What follows belongs to an exercise in optimizing a design on an open flow for small area; a production flow would make more cautious choices.
In this exercise RTL edits were held to simulation tests only and were not proved equivalent to the original.
Some runs may be left out. An edit can pass the tests and still lose a function that they never use.

--- flow/design.v: outline only ---
// module FPMul: 5848 lines
// module FPU3: 92 lines
// module ARM: 376 lines
module ARM(
    input CLK,
    input Reset,
    input [31:0] Instr,
    input [31:0] ReadData,
    output [31:0] PC,
    output [31:0] ALUResult,
    output [31:0] WriteData,
    output cpu_op,
    output cpu_valid,
    input cache_busy,
    input cache_ready
);
  // ...
==> flow/run.sh <==
#!/bin/bash
# synth_recipe.tcl (not shown) runs the flow's synth.tcl, then flattens the netlist and writes it again
# the make line also repeats each setting of config.mk as NAME=value (left out here)
make -C /OpenROAD-flow-scripts/flow DESIGN_CONFIG=/design/flow/config.mk WORK_HOME=/design/flow/orfs CLKGATE_MAP_FILE= SYNTH_SCRIPT=/design/flow/synth_recipe.tcl finish
==> flow/config.mk <==
export PLATFORM = sky130hd
export DESIGN_NAME = ARM
export DESIGN_NICKNAME = ARM
export VERILOG_FILES = /design/flow/design.v
export SDC_FILE = /design/flow/constraint.sdc
export NUM_CORES = 4
export LEC_CHECK = 0
export ABC_AREA = 1
export CAP_MARGIN = 20
export CORE_MARGIN = 2
export CORE_UTILIZATION = 40
export SLEW_MARGIN = 20
==> flow/constraint.sdc <==
create_clock -name core_clock -period 20.0 [get_ports {CLK}]
set_input_delay 4.0000 -clock core_clock [delete_from_list [all_inputs] [get_ports {CLK}]]
set_output_delay 4.0000 -clock core_clock [all_outputs]
set_load 0.01 [all_outputs]
==> run_1/placed.png <==
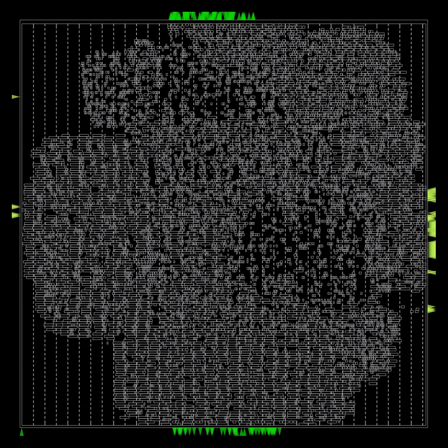
Seq/total area: 0.405
Final Non-Filler Cells: 13,600
FP Rows: 178

==> run_1/floorplan.png <==
Pins as bars on the die edge. Tap cells in grey.
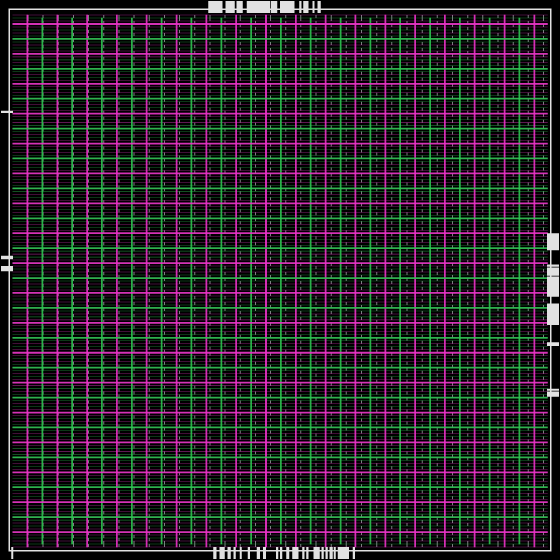
Green is VDD. Magenta is VSS.
166 signal pins sit on the boundary. 3,150 tap cells. 35 straps on met5.

==> run_1/top_view.png <==
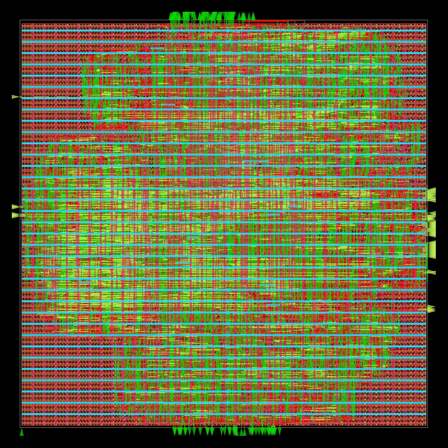
drt total wl: 407 mm
total I/O pin count: 166
Die H: 491 um
fin area: 107,000 um2

==> metrics.md, run 1 <==
| Metric | Value |
|---|---|
| Root buf cell | clkbuf_16 |
| Status | no timing/DRC/antenna violations |
| Drt drc | 0 |
| HP Class | reg2reg |
| Post-CTS Resized | 0 |
| Worst path slowest cell | inv_1 |
| Vias/cell | 6.09 |
| Most frequent cells in the layout | nand2_1, edfxtp_1, inv_1, o21ai_0, nand3_1 |
| Tcrit/Tclk final | 0.855 |
| Worst EP required | 20.53 ns |
| Reg area | 43,300 um2 |
| CTS buffer count | 152 |
| First DRT Iteration DRCs | 11,300 |
| IO Port Bufs | 164 |
| Fillers | 22,400 |
| GRT Overall Usage | 0.328 |
| Net count, final | 11,100 |
| Post-DP HPWL | 291 mm |
| Die area | 242,000 um2 |
| Initial Utilization | 0.403 |
| Number of global-route vias before repair | 78,300 |
| R2R cell count | 71 |
| Multi-input logic area | 46,000 um2 |
| Clk_skew | 0.0747 ns |
| CTS Hold Bufs | 0 |
| CP arrival | 17.63 ns |
| Largest register FFs | 512 |
| Sequential-to-total area share from yosys stat | 0.456 |
| FF-to-FF setup slack | 2.90 ns |
run 1: layout make-up:
class / instances / share of cell area
Multi-Input combinational cell: 7068 / 0.430
Sequential cell: 1486 / 0.405
Timing Repair Buffer: 486 / 0.0385
Inverter: 1085 / 0.0383
Clock buffer: 182 / 0.0370
Tap cell: 3150 / 0.0369
Clock inverter: 97 / 0.0137
Antenna cell: 8 / 0.000187
run 1: metal layers:
layer | global-route usage | up-vias
met2 | 0.477 | 5211
met5 | 0 | -
met3 | 0.0932 | 959
li1 | - | 35700
met4 | 0.171 | 20
met1 | 0.444 | 40800
run 1: cell usage after synthesis (23+ instances only):
cell | instances | area, um2
nand2_1 | 2279 | 8550
edfxtp_1 | 1286 | 38600
inv_1 | 1042 | 3910
o21ai_0 | 755 | 3780
nand3_1 | 584 | 2920
nor2_1 | 487 | 1830
clkbuf_1 | 441 | 1660
ha_1 | 398 | 4980
xor2_1 | 361 | 3160
fa_1 | 355 | 7110
o22ai_1 | 325 | 2030
a21oi_1 | 235 | 1180
a221oi_1 | 227 | 1990
nand4_1 | 164 | 1030
o211ai_1 | 163 | 1220
dfrtp_1 | 115 | 2880
xnor2_1 | 87 | 762
a31oi_1 | 72 | 450
dfxtp_1 | 69 | 1380
o21ai_1 | 66 | 330
buf_1 | 64 | 240
o2111ai_1 | 56 | 490
a22oi_1 | 50 | 375
nor3_1 | 44 | 220
or2_2 | 40 | 250
buf_2 | 34 | 170
o21a_1 | 31 | 233
nand2_2 | 29 | 181
nor4_1 | 24 | 150
a211oi_1 | 23 | 173
run 1: per-stage QoR:
stage	setup WS, ns	hold slack (ns)	cells	cell area (um2)
2_1_floorplan	5.51	0.370	10200	95000
3_3_place_gp	2.84	0.410	13300	101000
3_5_place_dp	3.11	0.399	13300	101000
4_1_cts	3.06	0.411	13600	107000
5_1_grt	1.55	0.396	13600	107000
6_report	2.90	0.399	13600	107000
run 1: kinds of logic after synthesis:
| group | after synthesis | share of synthesized area |
|---|---|---|
| compound gates | 2158 | 0.143 |
| xor+xnor | 451 | 0.0418 |
| fa+ha+maj | 754 | 0.127 |
| buf+inv | 1662 | 0.0683 |
| flops | 1486 | 0.456 |
| mux | 1 | 0.000105 |
| simple gates | 3704 | 0.164 |
==> run_1/port_trees.png <==
Scale bar: 100 um.
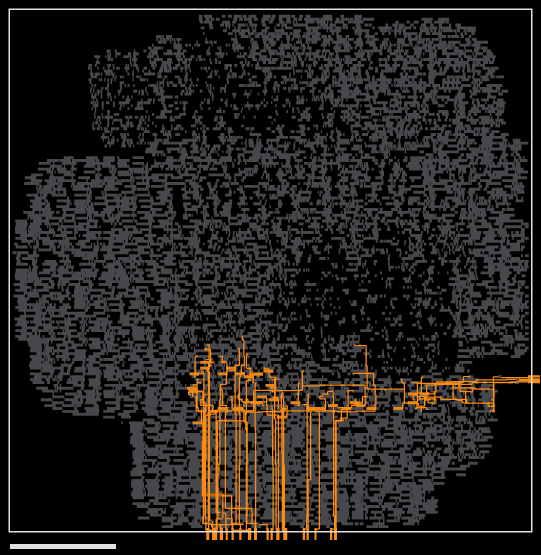

==> run 2: changes to the inputs <==
--- a/flow/config.mk
+++ b/flow/config.mk
@@ -9,4 +9,6 @@
 export CAP_MARGIN = 20
 export CORE_MARGIN = 2
 export CORE_UTILIZATION = 40
+export CTS_CLUSTER_DIAMETER = 60
+export CTS_CLUSTER_SIZE = 20
 export SLEW_MARGIN = 20
==> run_2/port_trees.png <==
Scale bar: 100 um.
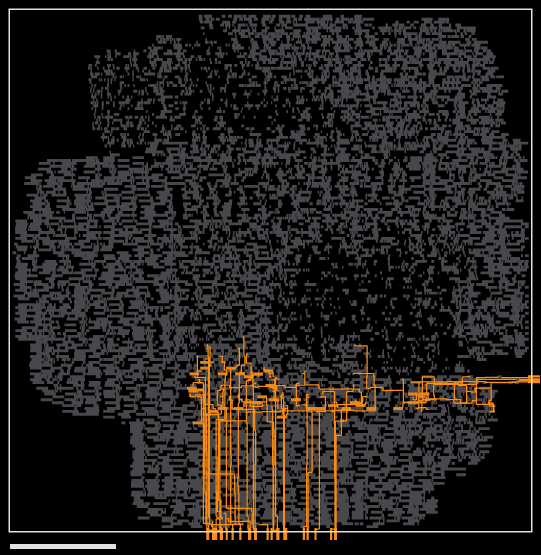
Orange is `PC`, bits 32, direction output, edge 28 south, 4 east, end cells 32, wire 6,010 um.
IO Port Bufs: 164

==> run 2 against run 1 <==
Sequential share of layout area is 0.72 points higher; critical path depth is the same; still clean; clock skew up 0.0041 ns; wire length shrank 0.16%; core utilization decreased by 0.79 points; synthesized area unchanged; setup slack got worse by 0.0090 ns; largest cell class unchanged.
==> metrics.md, run 2 <==
| Metric | Value |
|---|---|
| Clk_skew | 0.0787 ns (+0.00405 ns) |
| Largest net degree at the start of global routing | 97 |
| Worst EP required | 20.48 ns (-0.05 ns) |
| FF-to-FF setup slack | 2.89 ns (about the same) |
| Yosys top cell area share | 0.406 (unchanged) |
| Synth area leaders | edfxtp_1, nand2_1, fa_1, ha_1, inv_1 |
| Worst path slowest cell | inv_1 |
| Vias/cell | 6.10 (+0.16%) |
| Fin area | 105,000 um2 (-1.7%) |
| R2R cell count | 71 (unchanged) |
| Root buf cell | clkbuf_16 |
| CP arrival | 17.59 ns (-0.04 ns) |
| FP Rows | 178 (unchanged) |
| Drt drc | 0 (unchanged) |
| Post-CTS Resized | 0 (unchanged) |
| Initial Utilization | 0.403 (unchanged) |
| Final Non-Filler Cells | 13,500 (-0.66%) |
| Largest register FFs | 512 (unchanged) |
| Die area | 242,000 um2 (unchanged) |
| EDFF count, synth | 1,286 |
| Fillers | 22,600 (+0.91%) |
| Drt total wl | 406 mm (-0.16%) |
| Total I/O pin count | 166 (unchanged) |
| Status | no timing/DRC/antenna violations |
| Sequential-to-total area share from yosys stat | 0.456 (unchanged) |
| Tcrit/Tclk final | 0.855 (about the same) |
| HP Class | reg2reg |
| Post-DP HPWL | 291 mm (unchanged) |
| Net count, final | 11,100 (-0.41%) |
| Number of global-route vias before repair | 77,900 (-0.42%) |
| Placed cells | 13,300 (unchanged) |
| GPL Wtd Cong | 1.05 |
| Die H | 491 um (unchanged) |
| Top cells by count, synth | nand2_1, edfxtp_1, inv_1 |
| First DRT Iteration DRCs | 11,600 (+2.0%) |
==> run_2/ff_map.png <==
Other sequential cells in the stronger grey, the rest of the logic in the fainter grey.
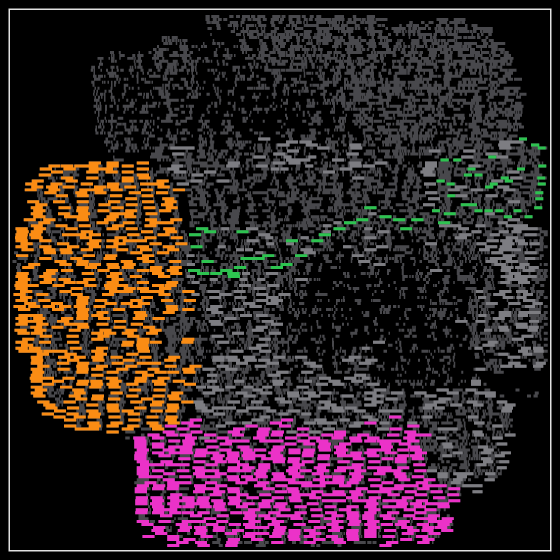
Magenta is `EntryTA`, sequential cells 512, where south. Green is `imm`, sequential cells 64. Orange is `RegBank`, sequential cells 480, where west.
Seq/total area: 0.412
fin util: 0.445

[run 2: logic make-up (layout without fill, tap and decap cells)]
group	count (synthesis)	after routing	share of synthesized area
AND/OR/NAND/NOR	3704	3704	0.164
AO/OA/AOI/OAI	2158	2158	0.143
buffers and inverters	1662	1755	0.0683
flip-flops	1486	1486	0.456
adder cells (fa/ha/maj)	754	754	0.127
XOR/XNOR	451	451	0.0418
multiplexers	1	1	0.000105
other	0	13	0
[run 2: metrics by stage]
step	util	setup slack [ns]
2_1_floorplan	-	5.51
3_3_place_gp	0.429	2.84
3_5_place_dp	0.429	3.11
4_1_cts	0.444	3.05
5_1_grt	0.445	1.54
6_report	0.445	2.89
[run 2: metal layers]
layer,GRT usage,part of all wire,vias up
met5,0,0.00032,-
met4,0.170,0.064,18
met3,0.0884,0.12,952
met2,0.474,0.42,5140
met1,0.444,0.40,40600
li1,-,-,35600
[run 2: final cells by class]
class | count | area [um2] | share of cell area
multi-input cells | 7068 | 46000 | 0.438
flip-flops and latches | 1486 | 43300 | 0.412
repair buffers | 485 | 4090 | 0.0390
inverters | 1085 | 4090 | 0.0390
well taps | 3150 | 3940 | 0.0375
clock buffers | 126 | 2780 | 0.0265
clock inverters | 59 | 777 | 0.00740
diodes | 13 | 32.5 | 0.000310
[run 2: worst max-delay path: cells and delay by family (launching register included)]
family                     cells  cell delay (ns)
xor gates and xnor gates       3             0.53
buffers and inverters         16             3.82
adders and majority gates      7             2.99
and+or+nand+nor               27             4.73
AOI/OAI and AO/OA             18             4.18
DFF                            1             0.37
==> run_2/placed.png <==
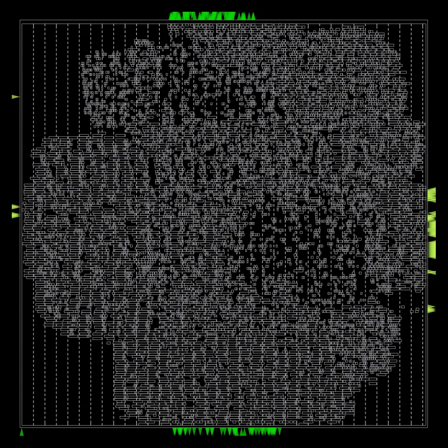

==> run 3: changes to the inputs <==
--- a/flow/config.mk
+++ b/flow/config.mk
@@ -10,5 +10,5 @@
 export CORE_MARGIN = 2
 export CORE_UTILIZATION = 40
 export CTS_CLUSTER_DIAMETER = 60
-export CTS_CLUSTER_SIZE = 20
+export CTS_CLUSTER_SIZE = 24
 export SLEW_MARGIN = 20
==> run_3/placed.png <==
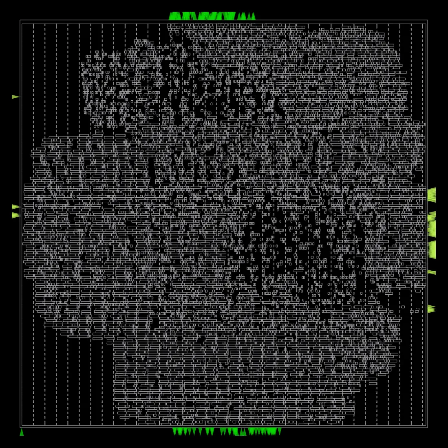
fillers: 22,500
Placeable Area: 236,000 um2

==> run_3/top_view.png <==
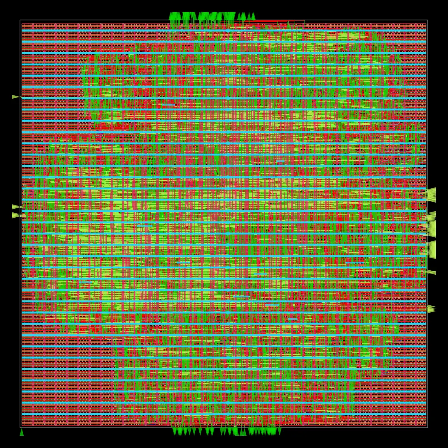
die area: 242,000 um2
fin util: 0.446
Final Non-Filler Cells: 13,500
fin area: 105,000 um2
drt total wl: 405 mm

==> run 3 against run 2 <==
Die area unchanged; synthesized cell count unchanged; still clean on timing, DRC and antenna; clock-buffer cell count decreased by 18; clock skew decreased by 0.022 ns.
==> metrics.md, run 3 <==
| Metric | Value |
|---|---|
| Status | no timing/DRC/antenna violations |
| Mux cell area share after synthesis | 0.000105 (unchanged) |
| Yosys top cell area share | 0.406 (unchanged) |
| Worst setup path class | reg2reg |
| Placed cells | 13,300 (unchanged) |
| Clk_skew | 0.0570 ns (-0.0218 ns) |
| Worst EP required | 20.48 ns (about the same) |
| Vias/cell | 6.10 (-0.12%) |
| HP Class | reg2reg |
| Net count, final | 11,100 (-0.027%) |
| Post-DP HPWL | 291 mm (unchanged) |
| Post-CTS Resized | 0 (unchanged) |
| Sequential-to-total area share from yosys stat | 0.456 (unchanged) |
| Post-synthesis simple-gate area fraction | 0.164 (unchanged) |
| Worst path slowest cell | inv_1 |
| Post-Synth XOR/XNOR Area | 0.0418 (unchanged) |
| IO Port Bufs | 164 (unchanged) |
| Worst setup margin | 2.93 ns (+0.0365 ns) |
| Largest family of logic cells by synthesized area | simple AND/OR/NAND/NOR gates |
| Largest net degree at the start of global routing | 97 (unchanged) |
| Number of global-route vias before repair | 77,900 (+0.0038%) |
| Compound-gate portion of the synthesized area | 0.143 (unchanged) |
| Post-synthesis adder-cell area fraction | 0.127 (unchanged) |
| CP arrival | 17.55 ns (-0.04 ns) |
| Slew of the pin with the lowest slew margin | 1.35 ns |
| Total I/O pin count | 166 (unchanged) |
| Initial Utilization | 0.403 (unchanged) |
| Tcrit/Tclk final | 0.854 (-0.00182) |
| Dpl ws | 3.11 ns (unchanged) |
| Largest register FFs | 512 (unchanged) |
| GPL Wtd Cong | 1.05 (unchanged) |
| FP Rows | 178 (unchanged) |
| EDFF count, synth | 1,286 (unchanged) |
| R2R cell count | 71 (unchanged) |
| Drt drc | 0 (unchanged) |
| First DRT Iteration DRCs | 11,500 (-0.69%) |
| Die H | 491 um (unchanged) |
| Top cells by count, synth | nand2_1, edfxtp_1, inv_1 |
[run 3: final cells by class]
| type | count | area (um2) |
|---|---|---|
| antenna | 14 | 35.0 |
| clock buffer | 108 | 2640 |
| clock inverter | 81 | 1120 |
| fill | 22500 | 131000 |
| inverter | 1085 | 4090 |
| multi-input combinational | 7068 | 46000 |
| sequential | 1486 | 43300 |
| tap | 3150 | 3940 |
| timing repair buffer | 485 | 4090 |
[run 3: worst max-delay path, delay by kind of cell, from the launching register on]
family                   cells  cell delay, ns
AND/OR/NAND/NOR             30            5.15
buffers and inverters       16            3.82
AO/OA/AOI/OAI               15            3.70
adder cells (fa/ha/maj)      7            2.99
XOR/XNOR                     3            0.53
flip-flops                   1            0.37
[run 3: per-stage QoR]
stage / hold WS (ns)
floorplan: 0.370
global placement: 0.410
detailed placement: 0.399
CTS: 0.421
global route: 0.430
finish: 0.431
[run 3: metal layers]
metal  part of all wire  up-vias  GRT usage
met2               0.42     5065      0.476
met1               0.40    40600      0.443
li1                   -    35500          -
met4              0.061       20      0.166
met5            0.00035        -          0
met3               0.12      933     0.0904
[run 3: logic make-up after synthesis]
| group | after synthesis |
|---|---|
| AOI/OAI and AO/OA | 2158 |
| xor gates and xnor gates | 451 |
| adders and majority gates | 754 |
| buffers and inverters | 1662 |
| DFF | 1486 |
| muxes | 1 |
| and+or+nand+nor | 3704 |
==> run_3/ff_map.png <==
Other sequential cells in the stronger grey, the rest of the logic in the fainter grey.
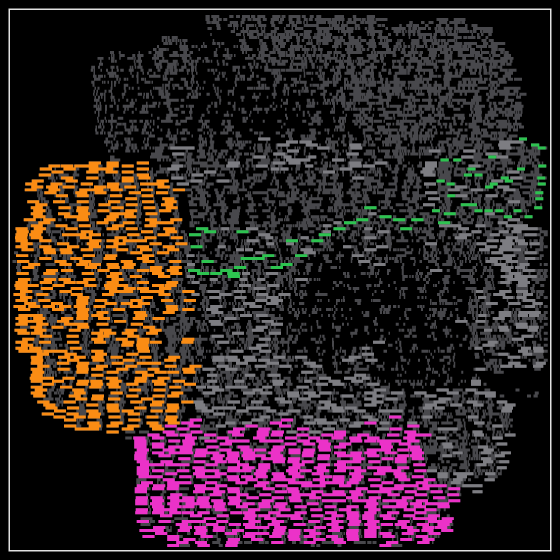

==> run 4: changes to the inputs <==
--- a/flow/config.mk
+++ b/flow/config.mk
@@ -8,7 +8,7 @@
 export ABC_AREA = 1
 export CAP_MARGIN = 20
 export CORE_MARGIN = 2
-export CORE_UTILIZATION = 40
+export CORE_UTILIZATION = 55
 export CTS_CLUSTER_DIAMETER = 60
-export CTS_CLUSTER_SIZE = 24
+export CTS_CLUSTER_SIZE = 20
 export SLEW_MARGIN = 20
==> run_4/ff_map.png <==
Other sequential cells in the stronger grey, the rest of the logic in the fainter grey.
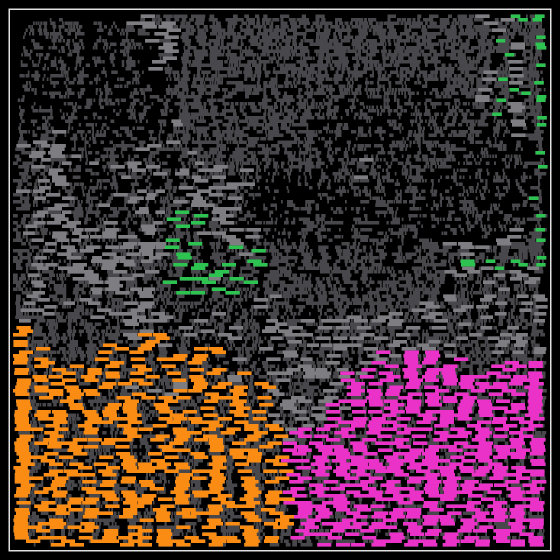
Green is `imm`, sequential cells 64. Orange is `RegBank`, sequential cells 480. Magenta is `EntryTA`, sequential cells 512, where south-east.
Another 430 sequential cells are not coloured.
Seq/total area: 0.417
fin util: 0.605
Reg area: 43,300 um2

==> run_4/port_trees.png <==
Scale bar: 100 um.
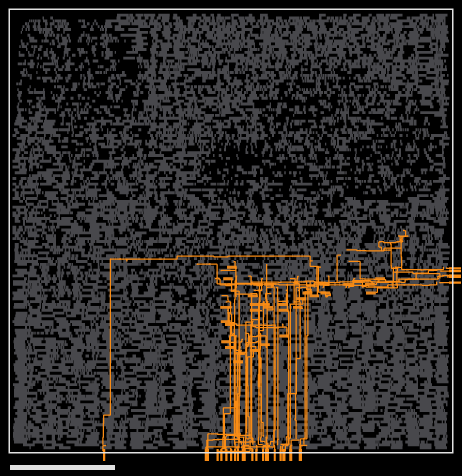
Orange is `PC`, bits 32, direction output, edge 27 south, 5 east, end cells 32, wire 6,270 um.

==> run 4 against run 3 <==
Sequential share of layout area grew 0.52 points; critical endpoint is now ALUResult_M[30]$_DFFE_PN_; highest routed layer unchanged.
==> metrics.md, run 4 <==
| Metric | Value |
|---|---|
| Die area | 176,000 um2 (-27%) |
| Worst setup margin | 2.61 ns (-0.314 ns) |
| Compound-gate portion of the synthesized area | 0.143 (unchanged) |
| Post-CTS Resized | 0 (unchanged) |
| HP Class | reg2reg |
| Clk_skew | 0.0928 ns (+0.0358 ns) |
| Multi-input logic area | 45,800 um2 (-0.25%) |
| Net count, final | 11,000 (-0.16%) |
| Worst path slowest cell | o21ai_0 |
| GPL Wtd Cong | 1.04 (-0.98%) |
| Post-synthesis adder-cell area fraction | 0.127 (unchanged) |
| Die H | 420 um (-15%) |
| FP Rows | 152 (-15%) |
| Status | no timing/DRC/antenna violations |
| Yosys top cell area share | 0.406 (unchanged) |
| Number of global-route vias before repair | 77,600 (-0.47%) |
| Post-DP HPWL | 268 mm (-8.0%) |
| Largest net degree at the start of global routing | 81 (-16%) |
| Initial Utilization | 0.553 (+0.150) |
| Post-synthesis simple-gate area fraction | 0.164 (unchanged) |
| Largest family of logic cells by synthesized area | simple AND/OR/NAND/NOR gates |
| Worst setup path class | reg2reg |
| R2R cell count | 104 (+46%) |
| Placeable Area | 172,000 um2 (-27%) |
| Final Non-Filler Cells | 12,600 (-6.4%) |
| Dpl ws | 2.93 ns (-0.185 ns) |
| Sequential-to-total area share from yosys stat | 0.456 (unchanged) |
| Vias/cell | 6.61 (+8.4%) |
| Drt total wl | 387 mm (-4.5%) |
| Drt drc | 0 (unchanged) |
| Placed cells | 12,400 (-6.5%) |
| Die width | 420 um |
| First DRT Iteration DRCs | 13,600 (+18%) |
| Top cells by count, synth | nand2_1, edfxtp_1, inv_1 |
| Total I/O pin count | 166 (unchanged) |
| Largest register FFs | 512 (unchanged) |
| Fillers | 14,800 (-34%) |
| Slew of the pin with the lowest slew margin | 1.28 ns (-0.0679 ns) |
| Hold WS | 0.419 ns (-0.0115 ns) |
==> run 4: cell counts after synthesis <==
Identical to the previous run, type by type.
==> run 4: kinds of logic after synthesis <==
family                     count (synthesis)
muxes                                      1
adders and majority gates                754
xor gates and xnor gates                 451
AOI/OAI and AO/OA                       2158
and+or+nand+nor                         3704
DFF                                     1486
buffers and inverters                   1662
==> run 4: layer usage <==
metal	routed length, um	global-route usage	part of all wire	vias to the layer above
met5	173	0.000556	0.00045	-
met4	26500	0.235	0.069	18
met3	54800	0.133	0.14	1296
met2	162000	0.625	0.42	6250
met1	143000	0.581	0.37	40400
li1	-	-	-	35500
==> run 4: layout make-up <==
| class | count | area share |
|---|---|---|
| diodes | 12 | 0.000289 |
| clock inverters | 70 | 0.00888 |
| flip-flops and latches | 1486 | 0.417 |
| repair buffers | 458 | 0.0372 |
| multi-input cells | 7068 | 0.441 |
| well taps | 2310 | 0.0278 |
| clock buffers | 131 | 0.0282 |
| inverters | 1085 | 0.0394 |
==> run 4: worst max-delay path, delay by kind of cell, from the launching register on <==
| family | cells | cell delay, ns |
|---|---|---|
| AO/OA/AOI/OAI | 15 | 3.63 |
| XOR/XNOR | 3 | 0.81 |
| adder cells (fa/ha/maj) | 17 | 4.59 |
| buffers and inverters | 16 | 2.10 |
| flip-flops | 1 | 0.32 |
| AND/OR/NAND/NOR | 53 | 5.57 |
==> run 4: stage by stage <==
| stage | cell area [um2] | util |
|---|---|---|
| detailed placement | 99900 | 0.582 |
| CTS | 104000 | 0.604 |
| finish | 104000 | 0.605 |
| global placement | 99900 | 0.582 |
| global route | 104000 | 0.605 |
| floorplan | 95000 | - |

-- what the ideal ports hide --
How much do the figures lean on ideal ports? The routed layouts below were timed once more, with nothing changed but the port constraints.
Step 1 assumes that a clkbuf_16 drives the clock port and a buf_2 every other input.
Step 2, shift: input delay + t, output delay - t, t = (earliest + latest rising clock arrival at the registers) / 2. This alone moves slack from input paths to output paths.
a / b / c = ideal / step 1 / step 2; a / b = the first two.
run | t (ns) | slack for setup (ns) | worst setup path at the end | clock arrival spread, ns
run 1 | 0.904 | 2.901 / 2.901 / 2.901 | register to register | 0.074 / 0.075
run 2 | 0.898 | 2.892 / 2.892 / 2.892 | register to register | 0.081 / 0.082
run 3 | 0.889 | 2.928 / 2.928 / 2.928 | register to register | 0.064 / 0.063
run 4 | 0.867 | 2.614 / 2.614 / 2.614 | register to register | 0.095 / 0.095
After both steps setup and hold are still met in every run listed.
